Context: an optimization exercise on an open-source flow, tuned for small area. The choices shown serve that exercise and are no tape-out recipe. RTL that was checked went through simulation tests only; none was proved equivalent to the original. Some runs may be left out. An edit can pass the tests and still lose a function that they never use. Only the layout flow was run in run 2; the RTL was not checked for function there.

Fig. 1: run 1, a small window of the routed layout
Region (69, 69) to (89, 89) um. Cells in grey, sequential cells in the stronger grey; small squares are vias.
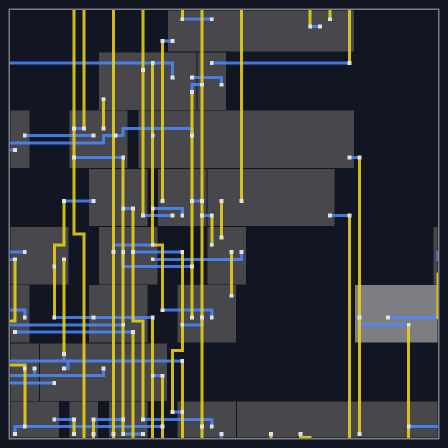
Fig. 2: run 1, flops by top-level scope
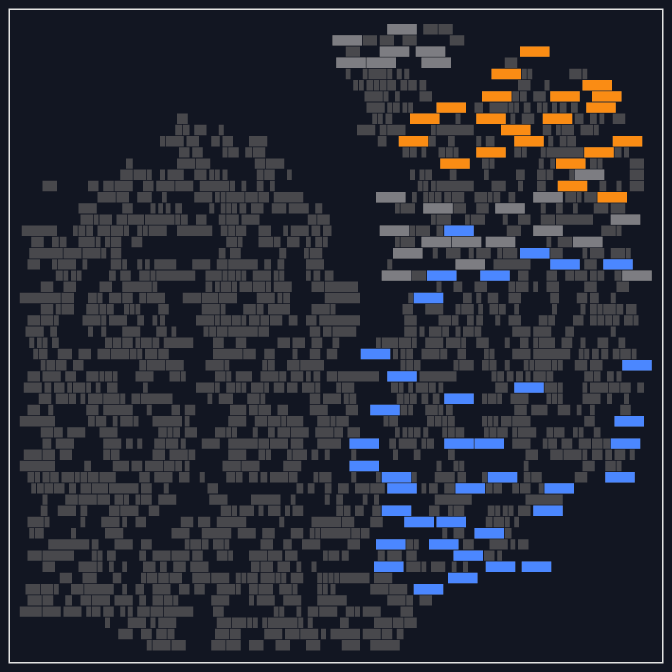
Fig. 3: run 1, gate families picked out
Bar = 50 um.
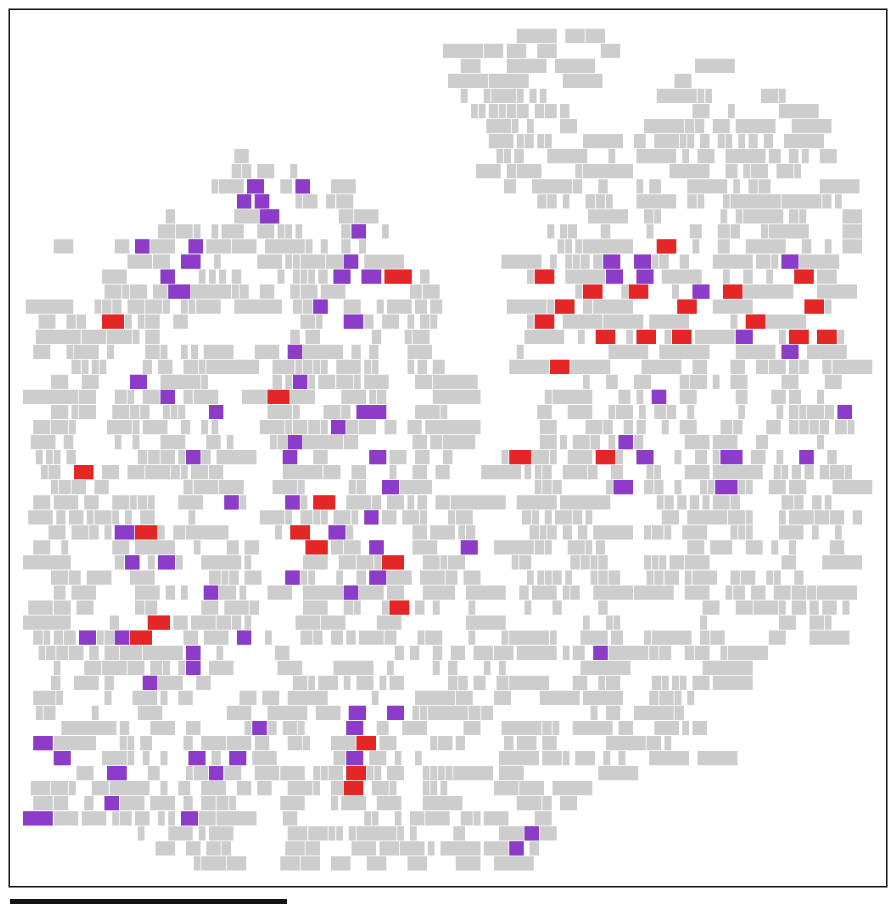
Fig. 4: run 1, cell placement
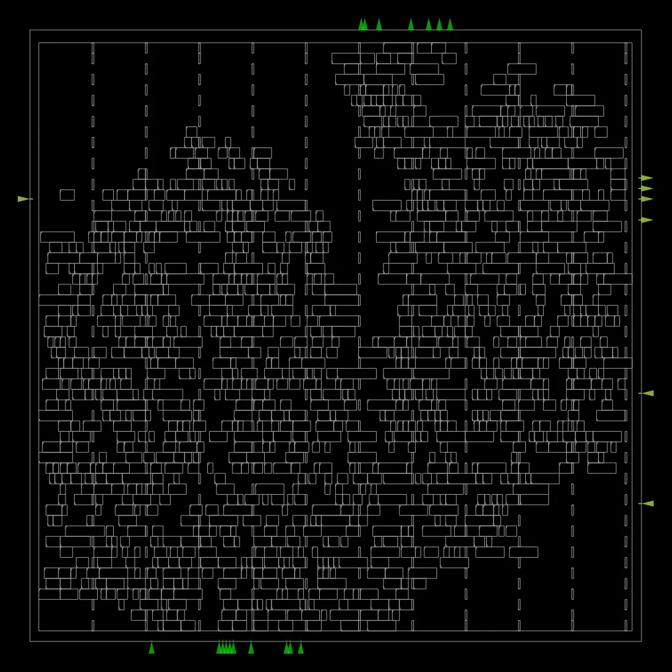
[flow/config.mk]
export PLATFORM = sky130hd
export DESIGN_NAME = Top
export DESIGN_NICKNAME = Top
export VERILOG_FILES = /design/flow/design.v
export SDC_FILE = /design/flow/constraint.sdc
export NUM_CORES = 4
export LEC_CHECK = 0
export CAP_MARGIN = 20
export CORE_MARGIN = 2
export CORE_UTILIZATION = 40
export SLEW_MARGIN = 20
[flow/design.v]
module OnebitFA(A1,B1,CI,S1,CO);
input A1,B1,CI;
output S1,CO;
assign S1 = (A1 ^ B1) ^ CI;
assign CO = (A1 & B1) | ((A1^B1) & CI);
endmodule
module FourBitFARippleCarry(A1,B1,CI,S1,CO);
input [3:0] A1,B1;
input CI;
output[3:0] S1;
output CO;
wire co0, co1, co2;
OnebitFA FA0 (.A1(A1[0]), .B1(B1[0]), .CI(CI),.S1(S1[0]), .CO(co0));
OnebitFA FA1 (.A1(A1[1]), .B1(B1[1]), .CI(co0),.S1(S1[1]), .CO(co1));
OnebitFA FA2 (.A1(A1[2]), .B1(B1[2]), .CI(co1),.S1(S1[2]), .CO(co2));
OnebitFA FA3 (.A1(A1[3]), .B1(B1[3]), .CI(co2),.S1(S1[3]), .CO(CO));
endmodule
module FourBitSubRipple(A1,B1,Diff,No_Borrow);
input [3:0] A1, B1;
output [3:0] Diff;
output No_Borrow;
wire [3:0] B_inverted;
wire carry_out;
assign B_inverted = ~B1;
FourBitFARippleCarry uu0 (.A1(A1),.B1(B_inverted),.CI(1'b1),.S1(Diff),.CO(carry_out));
assign No_Borrow = carry_out;
endmodule
module CombinationalMult(a,b,product);
input [3:0] a,b; 
output [7:0] product;
wire [3:0] m0;
wire [4:0] m1;
wire [5:0] m2;
wire [6:0] m3;
wire [7:0] s1,s2,s3;
assign m0= a &{4{b[0]}};     
assign m1 = {(a&{4{b[1]}}), 1'b0};
assign m2={(a&{4{b[2]}}), 2'b0};
assign m3={(a&{4{b[3]}}), 3'b0};
assign s1= {4'b0000, m0} + {3'b000, m1};
assign s2= s1 + {2'b00, m2};
assign s3 = s2 + {1'b0, m3}; 
assign product = s3;
endmodule
module FourBitDivider(A1, B1, Q);
    input [3:0] A1, B1;
    output reg [3:0] Q;
    integer i;
    reg [3:0] temp;
    always @(*) begin
        temp = A1;
        Q = 4'd0;
        for (i=0; i<16; i=i+1) begin
            if (temp >= B1) begin
                temp = temp - B1;
                Q = Q + 1'b1;
            end
         end
       end
endmodule
module ALU(A,B,opcode,result);
input [3:0] A,B;
input [2:0] opcode;
output reg [7:0] result;
wire [7:0] product;  
CombinationalMult uut1 (.a(A),.b(B),.product(product));
wire [3:0] partial_sum;
wire c_out;
FourBitFARippleCarry uut2 (.A1(A),.B1(B),.CI(1'b0),.S1(partial_sum),.CO(c_out));
wire [7:0] sum;
assign sum = {3'b000, c_out, partial_sum};
wire[3:0] partial_diff;
wire c_out2;
FourBitSubRipple uut3(.A1(A),.B1(B),.Diff(partial_diff),.No_Borrow(c_out2));
wire [7:0] diff;
assign diff = {4'b0000, partial_diff};
wire [3:0] partial_Q;
FourBitDivider uut4(.A1(A),.B1(B), .Q(partial_Q));
wire [7:0] Q;
assign Q = {4'b0000, partial_Q};
always @(*)
    begin
    case(opcode)
        3'b000: result = sum;  
        3'b001: result = diff;
        3'b010: result = product;
        3'b011: result = Q;
        3'b100: result = A & B;  
        3'b101: result = A | B;  
        3'b110: result = A^B;  
        3'b111: result = {4'b0000,~A};  
        endcase
    end
endmodule
module Bin12to16BCD(clk, rst, en, bin_d_in, bcd_d_out, rdy);
input clk;
input rst;
input en;
input [11:0] bin_d_in;
output [15:0] bcd_d_out;
output rdy;
parameter IDLE = 3'b000;
parameter SETUP = 3'b001;
parameter ADD = 3'b010;
parameter SHIFT = 3'b011;
parameter DONE = 3'b100;
reg [27:0] bcd_data;
reg[2:0] state;
reg [3:0] sh_counter;
reg [1:0] add_counter;
reg result_rdy;
always @(posedge clk)
    begin
    if (rst)
        begin
            state <= IDLE;
            bcd_data <= 0;
            sh_counter <= 0;
            add_counter <= 0;
            result_rdy <= 0;
        end
    else
    case(state)
    IDLE:
        begin
            result_rdy <= 0;
            bcd_data<=0;
            sh_counter <=0;
            add_counter <= 0;
            if(en)
            begin
                state<= SETUP;
            end
        end
    SETUP:
        begin
            sh_counter <= 0;
            add_counter <= 0;
            bcd_data <= {16'b0, bin_d_in};
            state <= ADD;
        end
    ADD:
        begin
            case(add_counter)
                0:
                    begin
                    if(bcd_data[15:12] >4 )
                    bcd_data[27:12] <= bcd_data[27:12] +3;
                    add_counter <= add_counter +1;
                    end
                1:
                    begin
                    if(bcd_data[19:16] >4 )
                    bcd_data[27:16] <= bcd_data[27:16] +3;
                    add_counter <= add_counter +1;
                    end
                2:
                    begin
                    if(bcd_data[23:20] >4 )
                    bcd_data[27:20] <= bcd_data[27:20] +3;
                    add_counter <= add_counter +1;
                    end
                3:
                    begin
                    if(bcd_data[27:24] >4 )
                    bcd_data[27:24] <= bcd_data[27:24] +3;
                    add_counter <= 0;
                    state <= SHIFT;
                    end
            endcase
        end
    SHIFT:
        begin
            sh_counter <= sh_counter + 1;
            bcd_data <= bcd_data << 1;
            if(sh_counter == 11)
                begin
                    state<=DONE;
                end
            else
                begin
                    state<= ADD;
                end
        end
    DONE:
        begin
            result_rdy <= 1;
            state <= IDLE;
        end
    default:
        begin
            state<= IDLE;
        end
    endcase
    end
assign bcd_d_out = bcd_data[27:12];
assign rdy = result_rdy;
endmodule
module BCDtoSevenSegmentDisplay1(data_in, seg);
input [3:0] data_in;
output reg [6:0] seg;
 always @* begin
        case (data_in)
           4'b0000: seg = 7'b1000000;
           4'b0001: seg = 7'b1111001;
           4'b0010: seg = 7'b0100100;
           4'b0011: seg = 7'b0110000;
           4'b0100: seg = 7'b0011001;
           4'b0101: seg = 7'b0010010;
           4'b0110: seg = 7'b0000010;
           4'b0111: seg = 7'b1111000;
           4'b1000: seg = 7'b0000000;
           4'b1001: seg = 7'b0010000;
           default: seg = 7'b1111111;
        endcase
      end
endmodule
module anodeGenerator(clk, rst, bcd_in, seg_anode, bcd_out);
input  clk;           
input  rst;
input[15:0] bcd_in;  
output reg[3:0] seg_anode;
output reg [3:0] bcd_out;
reg [9:0] g_count;
reg [3:0] anode;
always @(posedge clk) begin
    if (rst) begin
        g_count <= 0;
        anode <= 4'b1110;
        seg_anode <= 4'b0000;
        bcd_out <= 4'b0000;
    end else begin
    g_count <= g_count + 1;
        if (g_count == 10'd1023) begin
            g_count <= 0;
            seg_anode <= anode;
            case (anode)
                4'b1110: bcd_out<= bcd_in[3:0];    
                4'b1101: bcd_out<= bcd_in[7:4];    
                4'b1011: bcd_out<=bcd_in[11:8];   
                4'b0111: bcd_out<= bcd_in[15:12]; 
                default: bcd_out<= 4'b0000;
            endcase
            anode <= {anode[0], anode[3:1]};
        end
    end
    end
endmodule
module multisegDriver(
input clk,
input rst,
input [15:0] bcd_in,
output [3:0] seg_anode,
output [6:0] seg_cathode);
wire [3:0] bcd_val;
anodeGenerator u1 (.clk(clk),.rst(rst),.bcd_in(bcd_in), .seg_anode(seg_anode), .bcd_out(bcd_val));
BCDtoSevenSegmentDisplay1 u2 (.data_in(bcd_val),.seg(seg_cathode) ); 
endmodule
module Top(clk,rst,A,B,opcode, anode, cathode);
input clk;
input rst;
input [3:0] A,B;
input [2:0] opcode;
output wire [3:0] anode;
output wire [6:0] cathode;
wire [7:0] result2;
ALU uut1 (.A(A),.B(B),.opcode(opcode),.result(result2));
wire [11:0] result3;
assign result3 = {4'b0000,result2};
wire en1 = 1'b1;
wire [15:0] bcd_out;
wire rdy;
reg [15:0] bcd_out_ready;
Bin12to16BCD uut2(.clk(clk), .rst(rst), .en(en1), .bin_d_in(result3), .bcd_d_out(bcd_out), .rdy(rdy));
multisegDriver uut3 (.clk(clk),.rst(rst),.bcd_in(bcd_out_ready),.seg_anode(anode),.seg_cathode(cathode));
always @(posedge clk)
    begin
        if(rst)
            begin
                bcd_out_ready <= 16'b0;
            end
        else if(rdy)
            begin 
                bcd_out_ready <= bcd_out;
            end
    end
endmodule
[flow/run.sh]
#!/bin/bash
# synth_recipe.tcl (not shown) runs the flow's synth.tcl, then flattens the netlist and writes it again
# the make line also repeats each setting of config.mk as NAME=value (left out here)
make -C /OpenROAD-flow-scripts/flow DESIGN_CONFIG=/design/flow/config.mk WORK_HOME=/design/flow/orfs CLKGATE_MAP_FILE= SYNTH_SCRIPT=/design/flow/synth_recipe.tcl finish
[flow/constraint.sdc]
create_clock -name core_clock -period 30.0 [get_ports {clk}]
set_input_delay 6.0000 -clock core_clock [delete_from_list [all_inputs] [get_ports {clk}]]
set_output_delay 6.0000 -clock core_clock [all_outputs]
set_load 0.01 [all_outputs]
==> results.json, run 1 <==
{
  "grt_max_degree": 69,
  "synth_compound_area_frac": 0.250,
  "dr_wl_met2_mm": 10.9,
  "antenna_left": 0,
  "worstMarginPinSlew_ps": 987,
  "htreeDepth": 3,
  "largestRegisters": "uut2.bcd_data x28, bcd_out_ready x16, uut3.u1.g_count x10",
  "post-synth-top-count-cell": "nor2_1",
  "first_global_vias": 8019,
  "synth-main-ff-cell": "dfxtp_1",
  "cp.buffers_inverters": 6,
  "path_depth": 113,
  "wl_per_cell_um": 14.4,
  "status": "finished clean",
  "regMostFlops": "uut2.bcd_data",
  "r2r_end": "cathode[0]",
  "place_ws_ps": 68.8,
  "numCtsBuffers": 9,
  "layout_common_cells": "nor2_1, nand2_1, ha_1, a21oi_1, inv_1",
  "cts_setup_buffers": 0,
  "use_met1": 0.249,
  "clock_path_buffers": 2,
  "synth-edff-count": 0,
  "synthMuxAreaShare": 0.0373,
  "fillers": 2390,
  "finalHoldViolations": 0,
  "netlist_area_mm2": 0.00953,
  "synth_cell_types": 84,
  "synthXorXnorAreaFrac": 0.105,
  "antenna_found_initial": 0,
  "min_path_cells": 2,
  "dp_hpwl_mm": 17.0,
  "worst_setup_path_end_kind": "register",
  "syn_nets": 1367,
  "largest_register_ffs": 28,
  "maxSlewHeadroom": 0.341,
  "gp_congestion": 0.829,
  "num-nets-final": 1386,
  "synth_top_cells_by_area": "dfxtp_1, ha_1, nor2_1",
  "multi_input_cells": 994,
  "hp-start": "uut3.u1.bcd_out[1]",
  "setup_viol": 0,
  "hold_end": "uut3.u1.bcd_out[1]",
  "seq_area_frac_synth": 0.172,
  "arrival_ps": 28520,
  "max_freq_ghz": 0.0353,
  "cts_tree": "yes",
  "dpl-instance-area_mm2": 0.0102,
  "firstDrtPassIters": 5,
  "ys_top_cells_by_count": "nor2_1, nand2_1, ha_1",
  "groute.usage.overall": 0.186,
  "synth_fa_ha_area_frac": 0.206,
  "finalCriticalPeriod_ps": 28320,
  "grt_setup_unrepaired": "no",
  "drc": 0,
  "sh_seq_area": 0.155,
  "use_met3": 0.0155,
  "crit_required_ps": 30200,
  "postCtsHoldBufs": 0,
  "vias": 8442,
  "initial_core_util": 0.407,
  "drv_slew": 0,
  "slowest_delay_ps": 470,
  "rr_worst_depth": 11,
  "cp-endpoint": "uut2.bcd_data[2]",
  "drive_gt1_frac": 0.0955,
  "cts_resized": 0,
  "drtIter0Drc": 424,
  "wl_met1_mm": 10.8,
  "synth_top_area_frac": 0.172,
  "met3_length_um": 529,
  "cp-startpoint": "A[0]",
  "yosys_warnings": 6,
  "area_delta_synth_final_pct": 11.1,
  "port_buffers": 23,
  "regArea_mm2": 0.00164,
  "io_pins": 24,
  "grt_use_met2": 0.328,
  "top_layer_used": "met4",
  "nClkBuffers": 11,
  "clock_area_frac": 0.0266,
  "placed_cells": 1532,
  "setup_ws_ps": 1680,
  "maxCapViolCount": 0,
  "holdWs_ps": 444,
  "syn_inst": 1212,
  "start_kind": "primary input",
  "critical_path.top_delay_family": "compound AO/OA/AOI/OAI gates",
  "die_h_um": 158,
  "hp-class": "reg2reg",
  "fin_crit_sh": 0.944,
  "buf_share": 0.0436,
  "grt-busiest-layer": "met2",
  "insertion_delay_ps": 340,
  "reg2reg_slack_ps": 26490,
  "synth_top_family_by_area": "compound AO/OA/AOI/OAI gates",
  "grt_pass1_wl_mm": 38.8
}
-- Fig. 1 (at the start) --
- M1: blue
- M2: yellow
- cells with their middle in the window: 21
- netlist names of flops here include: uut2.bcd_data (1)
- sequential cells in the window: 1

-- Fig. 2 (at the start) --
- uut3: orange (flops 21; where top right)
- uut2: blue (flops 38)
- not coloured: 23
die area: 0.0251 mm^2
final core occ: 0.452

-- Fig. 3 (at the start) --
- non-inverting ao/oa cells: purple (cells 80)
- mux cells: red (cells 34)
fraction of area in multi-input gates: 0.705
post-route insts no fill: 1,555
most common library cell in the layout ignoring fill and taps: nor2_1

-- Fig. 4 (at the start) --
n_taps: 319
seq_cells: 82
Core Area: 0.0234 mm^2
# rows: 56

## Run 2: what changed since run 1
==> flow/design.v (replaced) <==
module Top(clk, rst, A, B, opcode, anode, cathode);
input clk;
input rst;
input [3:0] A, B;
input [2:0] opcode;
output [3:0] anode;
output [6:0] cathode;
reg [11:0] g;
reg [5:0] f;
reg [7:0] P;
reg [3:0] D;
reg dv;
reg [3:0] cur;
localparam [5:0] F0 = 6'd0;
localparam [5:0] F1 = {F0[4:0], ~(F0[5] ^ F0[4])};
wire scan = &g[9:0];
wire cp = (&g[9:6]) & (|g[5:0]);
wire capture = (f == F1) & ~cp;
wire [5:0] k = g[5:0];
wire alu_en = cp & (k[5:3] == 3'd1) & (dv | k[2]);
wire force0 = k[2];
wire [2:0] p = k[5:3] - 3'd1;
reg [2:0] npass;
always @* begin
    case (g[11:10])
        2'd0: npass = 3'd1;
        2'd1: npass = 3'd4;
        2'd2: npass = 3'd3;
        default: npass = 3'd2;
    endcase
end
wire bcd_en = cp & (k[5:4] != 2'd0) & (p <= npass);
wire first = (k[2:0] == 3'd0);
wire md = (opcode[2:1] == 2'b01);
wire div = (opcode == 3'd3) & (B != 4'd0);
wire arith = ~opcode[2];
wire sub = opcode[0];
wire [3:0] Bx = opcode[2] ? ((opcode[1] & opcode[0]) ? 4'b1111 : B) : (B ^ {4{sub}});
wire [3:0] pr = A ^ Bx;
wire [3:0] gn = A & Bx;
wire [4:0] cy;
assign cy[0] = arith & sub;
genvar gi;
generate for (gi = 0; gi < 4; gi = gi + 1) begin : row
    assign cy[gi+1] = arith & (gn[gi] | (pr[gi] & cy[gi]));
end endgenerate
reg [3:0] rl;
always @* begin
    case (opcode[1:0])
        2'd0: rl = arith ? pr ^ cy[3:0] : gn;
        2'd1: rl = arith ? pr ^ cy[3:0] : (pr | gn);
        default: rl = pr;
    endcase
end
wire r4 = cy[4] & ~sub;
wire [7:0] P_ld = md ? {A, 4'd0} : {4'd1, 3'd0, r4};
wire [3:0] D_ld = md ? B : rl;
wire [7:0] P_sh = {P[6:0], dv & P[7]};
wire [3:0] addend = dv ? ~D : (P[7] ? D : 4'd0);
wire [4:0] sum = {1'b0, P_sh[3:0]} + {1'b0, addend} + {4'd0, dv};
wire q_dv = P_sh[4] | sum[4];
wire [7:0] P_alu = (dv & force0) ? {P_sh[7:5], 1'b0, P_sh[3:0]} :
                   {P_sh[7:4] + {3'd0, sum[4]}, (dv & ~q_dv) ? P_sh[3:0] : sum[3:0]};
wire q10 = ~first & (D >= 4'd5);
wire [3:0] Dm = q10 ? D - 4'd5 : D;
wire [3:0] D_bcd = {first ? 3'd0 : Dm[2:0], P[7]};
always @(posedge clk) begin
    if (rst) begin
        g <= 12'd0;
        f <= F0;
        cur <= 4'b1111;
    end else begin
        g <= g + 12'd1;
        f <= {f[4:0], ~(f[5] ^ f[4])};
        if (scan) cur <= D;
    end
    if (capture) begin
        P <= P_ld;
        D <= D_ld;
        dv <= div;
    end else if (alu_en) begin
        P <= P_alu;
    end else if (bcd_en) begin
        P <= {P[6:0], q10};
        D <= D_bcd;
    end
end
wire blank = &cur;
reg [3:0] an;
always @* begin
    case (g[11:10])
        2'd1: an = 4'b1110;
        2'd2: an = 4'b0111;
        2'd3: an = 4'b1011;
        default: an = 4'b1101;
    endcase
end
assign anode = blank ? 4'b0000 : an;
wire [3:0] c = cur;
wire [6:0] seg;
assign seg[0] = ~c[3] & ~c[1] & (c[2] ^ c[0]);
assign seg[1] = ~c[3] & c[2] & (c[1] ^ c[0]);
assign seg[2] = ~c[3] & ~c[2] & c[1] & ~c[0];
assign seg[3] = ~c[3] & ((~c[1] & (c[2] ^ c[0])) | (c[2] & c[1] & c[0]));
assign seg[4] = ~(c[3] & c[2]) & (c[0] | (c[2] & ~c[1]));
assign seg[5] = ~c[3] & ((~c[2] & (c[1] | c[0])) | (c[1] & c[0]));
assign seg[6] = (~c[3] & ~c[2] & ~c[1]) | (c[2] & c[1] & c[0]);
assign cathode = seg;
endmodule
==> flow/flow/run.sh (new file) <==
#!/bin/bash
bash standard.sh > standard.log 2>&1
==> flow/standard.sh (new file) <==
#!/bin/bash
# synth_recipe.tcl (not shown) runs the flow's synth.tcl, then flattens the netlist and writes it again
# the make line also repeats each setting of config.mk as NAME=value (left out here)
make -C /OpenROAD-flow-scripts/flow DESIGN_CONFIG=/design/flow/config.mk WORK_HOME=/design/flow/orfs CLKGATE_MAP_FILE= SYNTH_SCRIPT=/design/flow/synth_recipe.tcl "${@:-finish}"
--- a/flow/config.mk
+++ b/flow/config.mk
@@ -9,3 +9,3 @@
 export CORE_MARGIN = 2
-export CORE_UTILIZATION = 40
+export CORE_UTILIZATION = 60
 export SLEW_MARGIN = 20
removed: flow/run.sh
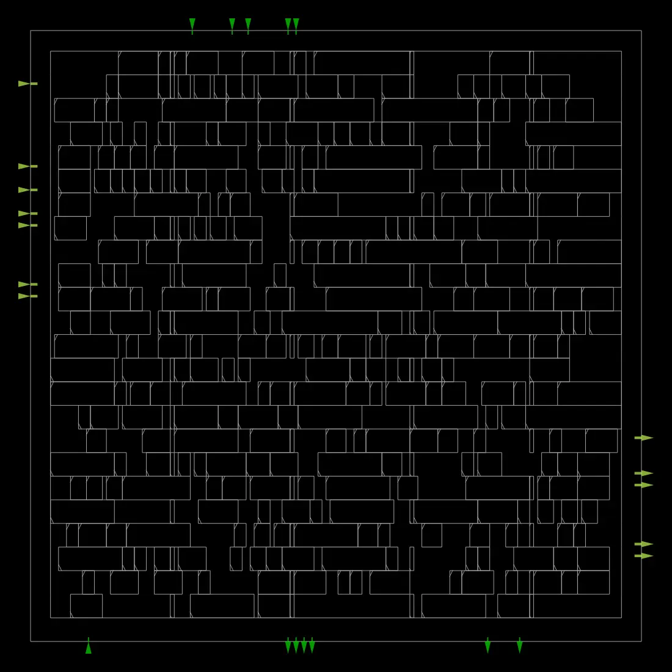
Fig. 5. Cell placement (run 2).
n_taps: 52
Seq/total area: 0.278
# rows: 24
Core Area: 0.00429 mm^2

==> results.json, run 2 <==
{
  "start_kind": "primary input",
  "top_layer_used": "met4",
  "placed_cells": 362,
  "port_buffers": 23,
  "drtIter0Drc": 95,
  "status": "finished clean",
  "dp_hpwl_mm": 4.01,
  "place_ws_ps": 19930,
  "max_freq_ghz": 0.102,
  "rr_worst_depth": 14,
  "multi_input_area_share": 0.549,
  "finalCriticalPeriod_ps": 9810,
  "r2r_end": "P[0]",
  "maxSlewHeadroom": 0.524,
  "cts_setup_buffers": 0,
  "hold_end": "f[5]",
  "critical_path.top_delay_family": "adder cells",
  "reg2reg_slack_ps": 26580,
  "vias": 1986,
  "seq_area_frac_synth": 0.314,
  "fin_cells": 370,
  "drive_gt1_frac": 0.0660,
  "syn_nets": 345,
  "synth-main-ff-cell": "dfxtp_1",
  "use_met3": 0.0390,
  "path_depth": 14,
  "slowest_delay_ps": 730,
  "fin_crit_sh": 0.327,
  "drv_slew": 0,
  "layout_common_cells": "inv_1, nor2_1, ha_1, nand2_1",
  "grt_pass1_wl_mm": 8.87,
  "io_pins": 24,
  "worstMarginPinSlew_ps": 712,
  "cp-startpoint": "opcode[2]",
  "die-area_mm2": 0.00495,
  "postCtsHoldBufs": 0,
  "grt-busiest-layer": "met2",
  "wl_met1_mm": 2.47,
  "num-nets-final": 363
}
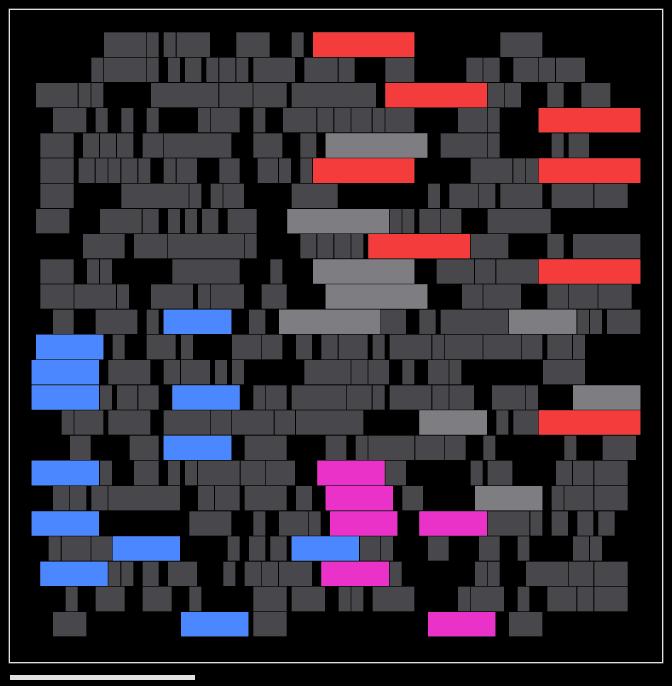
Fig. 6. Register map, names as in the netlist (run 2).
Bar = 20 um.
- P: red (flops 8)
- g: blue (flops 12)
- f: magenta (flops 6; where bottom middle)
final core occ: 0.695
Storage cell area: 831 um^2

## Run 3: what changed since run 2
--- a/flow/design.v
+++ b/flow/design.v
@@ -33,26 +33,18 @@
 wire first = (k[2:0] == 3'd0);
-wire md = (opcode[2:1] == 2'b01);
+wire mul = (opcode == 3'd2);
 wire div = (opcode == 3'd3) & (B != 4'd0);
-wire arith = ~opcode[2];
-wire sub = opcode[0];
-wire [3:0] Bx = opcode[2] ? ((opcode[1] & opcode[0]) ? 4'b1111 : B) : (B ^ {4{sub}});
-wire [3:0] pr = A ^ Bx;
-wire [3:0] gn = A & Bx;
-wire [4:0] cy;
-assign cy[0] = arith & sub;
-genvar gi;
-generate for (gi = 0; gi < 4; gi = gi + 1) begin : row
-    assign cy[gi+1] = arith & (gn[gi] | (pr[gi] & cy[gi]));
-end endgenerate
-reg [3:0] rl;
+reg [4:0] r;
 always @* begin
-    case (opcode[1:0])
-        2'd0: rl = arith ? pr ^ cy[3:0] : gn;
-        2'd1: rl = arith ? pr ^ cy[3:0] : (pr | gn);
-        default: rl = pr;
+    case (opcode)
+        3'd0: r = A + B;
+        3'd1: r = {1'b0, A - B};
+        3'd4: r = {1'b0, A & B};
+        3'd5: r = {1'b0, A | B};
+        3'd6: r = {1'b0, A ^ B};
+        3'd7: r = {1'b0, ~A};
+        default: r = 5'd0;
     endcase
 end
-wire r4 = cy[4] & ~sub;
-wire [7:0] P_ld = md ? {A, 4'd0} : {4'd1, 3'd0, r4};
-wire [3:0] D_ld = md ? B : rl;
+wire [7:0] P_ld = mul ? {B, 4'd0} : div ? {A, 4'd0} : {4'd1, 3'd0, r[4]};
+wire [3:0] D_ld = mul ? A : div ? B : r[3:0];
 wire [7:0] P_sh = {P[6:0], dv & P[7]};
==> flow/run.sh (new file) <==
#!/bin/bash
# synth_recipe.tcl (not shown) runs the flow's synth.tcl, then flattens the netlist and writes it again
# the make line also repeats each setting of config.mk as NAME=value (left out here)
make -C /OpenROAD-flow-scripts/flow DESIGN_CONFIG=/design/flow/config.mk WORK_HOME=/design/flow/orfs CLKGATE_MAP_FILE= SYNTH_SCRIPT=/design/flow/synth_recipe.tcl finish
--- a/flow/config.mk
+++ b/flow/config.mk
@@ -7,2 +7,3 @@
 export LEC_CHECK = 0
+export ABC_AREA = 1
 export CAP_MARGIN = 20
removed: flow/flow/run.sh
removed: flow/standard.sh
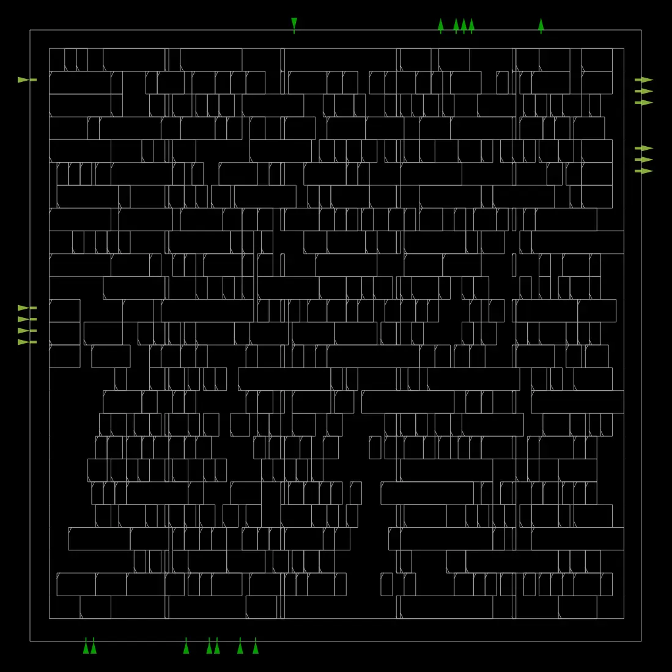
Fig. 7. Cell placement (run 3).
post-route insts no fill: 484
seq_cells: 35
Seq/total area: 0.258
Core Area: 0.00466 mm^2
# rows: 25

==> results.json, run 3 <==
{
  "max_freq_ghz": 0.129,
  "hold_end": "f[3]",
  "synth_fa_ha_area_frac": 0.160,
  "port_buffers": 23,
  "crit_required_ps": 24000,
  "worstMarginPinSlew_ps": 482,
  "cts_resized": 0,
  "synth_compound_area_frac": 0.130,
  "first_global_vias": 2227,
  "r2r_end": "P[6]",
  "worst_setup_path_end_kind": "output pin",
  "placed_cells": 476,
  "status": "finished clean",
  "place_ws_ps": 22040,
  "fin_crit_sh": 0.259,
  "fillers": 411,
  "holdWs_ps": 429,
  "dp_hpwl_mm": 4.73,
  "drc": 0,
  "slowest_delay_ps": 540,
  "use_met1": 0.334,
  "regMostFlops": "g",
  "multi_input_cells": 291,
  "synthMuxAreaShare": 0.00351,
  "cp.buffers_inverters": 2,
  "cp-startpoint": "cur[0]",
  "synthXorXnorAreaFrac": 0.0246,
  "cp-endpoint": "cathode[1]",
  "grt_use_met2": 0.393,
  "cts_setup_buffers": 0,
  "multi_input_area_share": 0.535,
  "drive_gt1_frac": 0.0605,
  "grt_pass1_wl_mm": 10.0,
  "grt_setup_unrepaired": "no",
  "yosys_warnings": 1,
  "reg2reg_slack_ps": 27070,
  "grt_max_degree": 18,
  "largestRegisters": "g x12, P x8, f x6",
  "antenna_left": 0,
  "met3_length_um": 239,
  "start_kind": "register",
  "use_met3": 0.0345
}
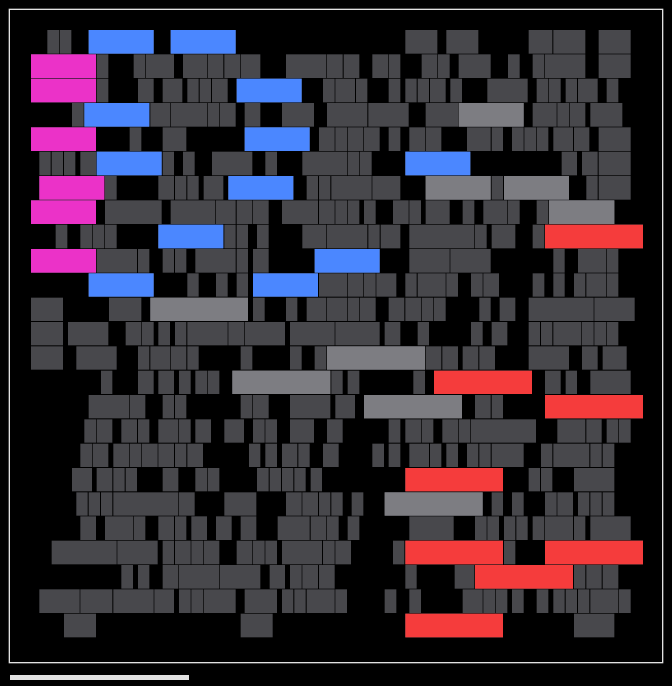
Fig. 8. Register map, names as in the netlist (run 3).
Bar = 20 um.
- P: red (flops 8)
- f: magenta (flops 6; where top left)
- g: blue (flops 12)
- not coloured: 9
final core occ: 0.691

[what the ideal ports hide]
The flow's constraints put no driver on any port. The routed layouts listed below were extracted and timed again, unchanged, in two steps.
Step 1, drivers: a clkbuf_16 drives clk and a buf_2 each remaining input, both assumed.
Step 2, shift: input delay + t, output delay - t, t = (earliest + latest rising clock arrival at the registers) / 2. This alone moves slack from input paths to output paths.
Slacks: ideal / step 1 / step 2; pairs: ideal / step 1.
| run | shift t [ns] | setup slack, ns | clock arrival spread, ns | slew at the worst register clock pin (ns) | pins driven straight from the clock port |
|---|---|---|---|---|---|
| run 1 | 0.374 | 1.678 / 1.694 / 1.320 | 0.007 / 0.007 | 0.07 / 0.07 | 1 |
| run 2 | 0.310 | 20.187 / 20.194 / 19.884 | 0.010 / 0.010 | 0.07 / 0.07 | 1 |
| run 3 | 0.315 | 22.219 / 22.191 / 22.003 | 0.005 / 0.004 | 0.08 / 0.08 | 1 |
After both steps setup and hold are still met in every run listed. For run 1, which loses most, drivers alone change the setup slack by +0.016 ns; drivers and shift together by -0.358 ns.
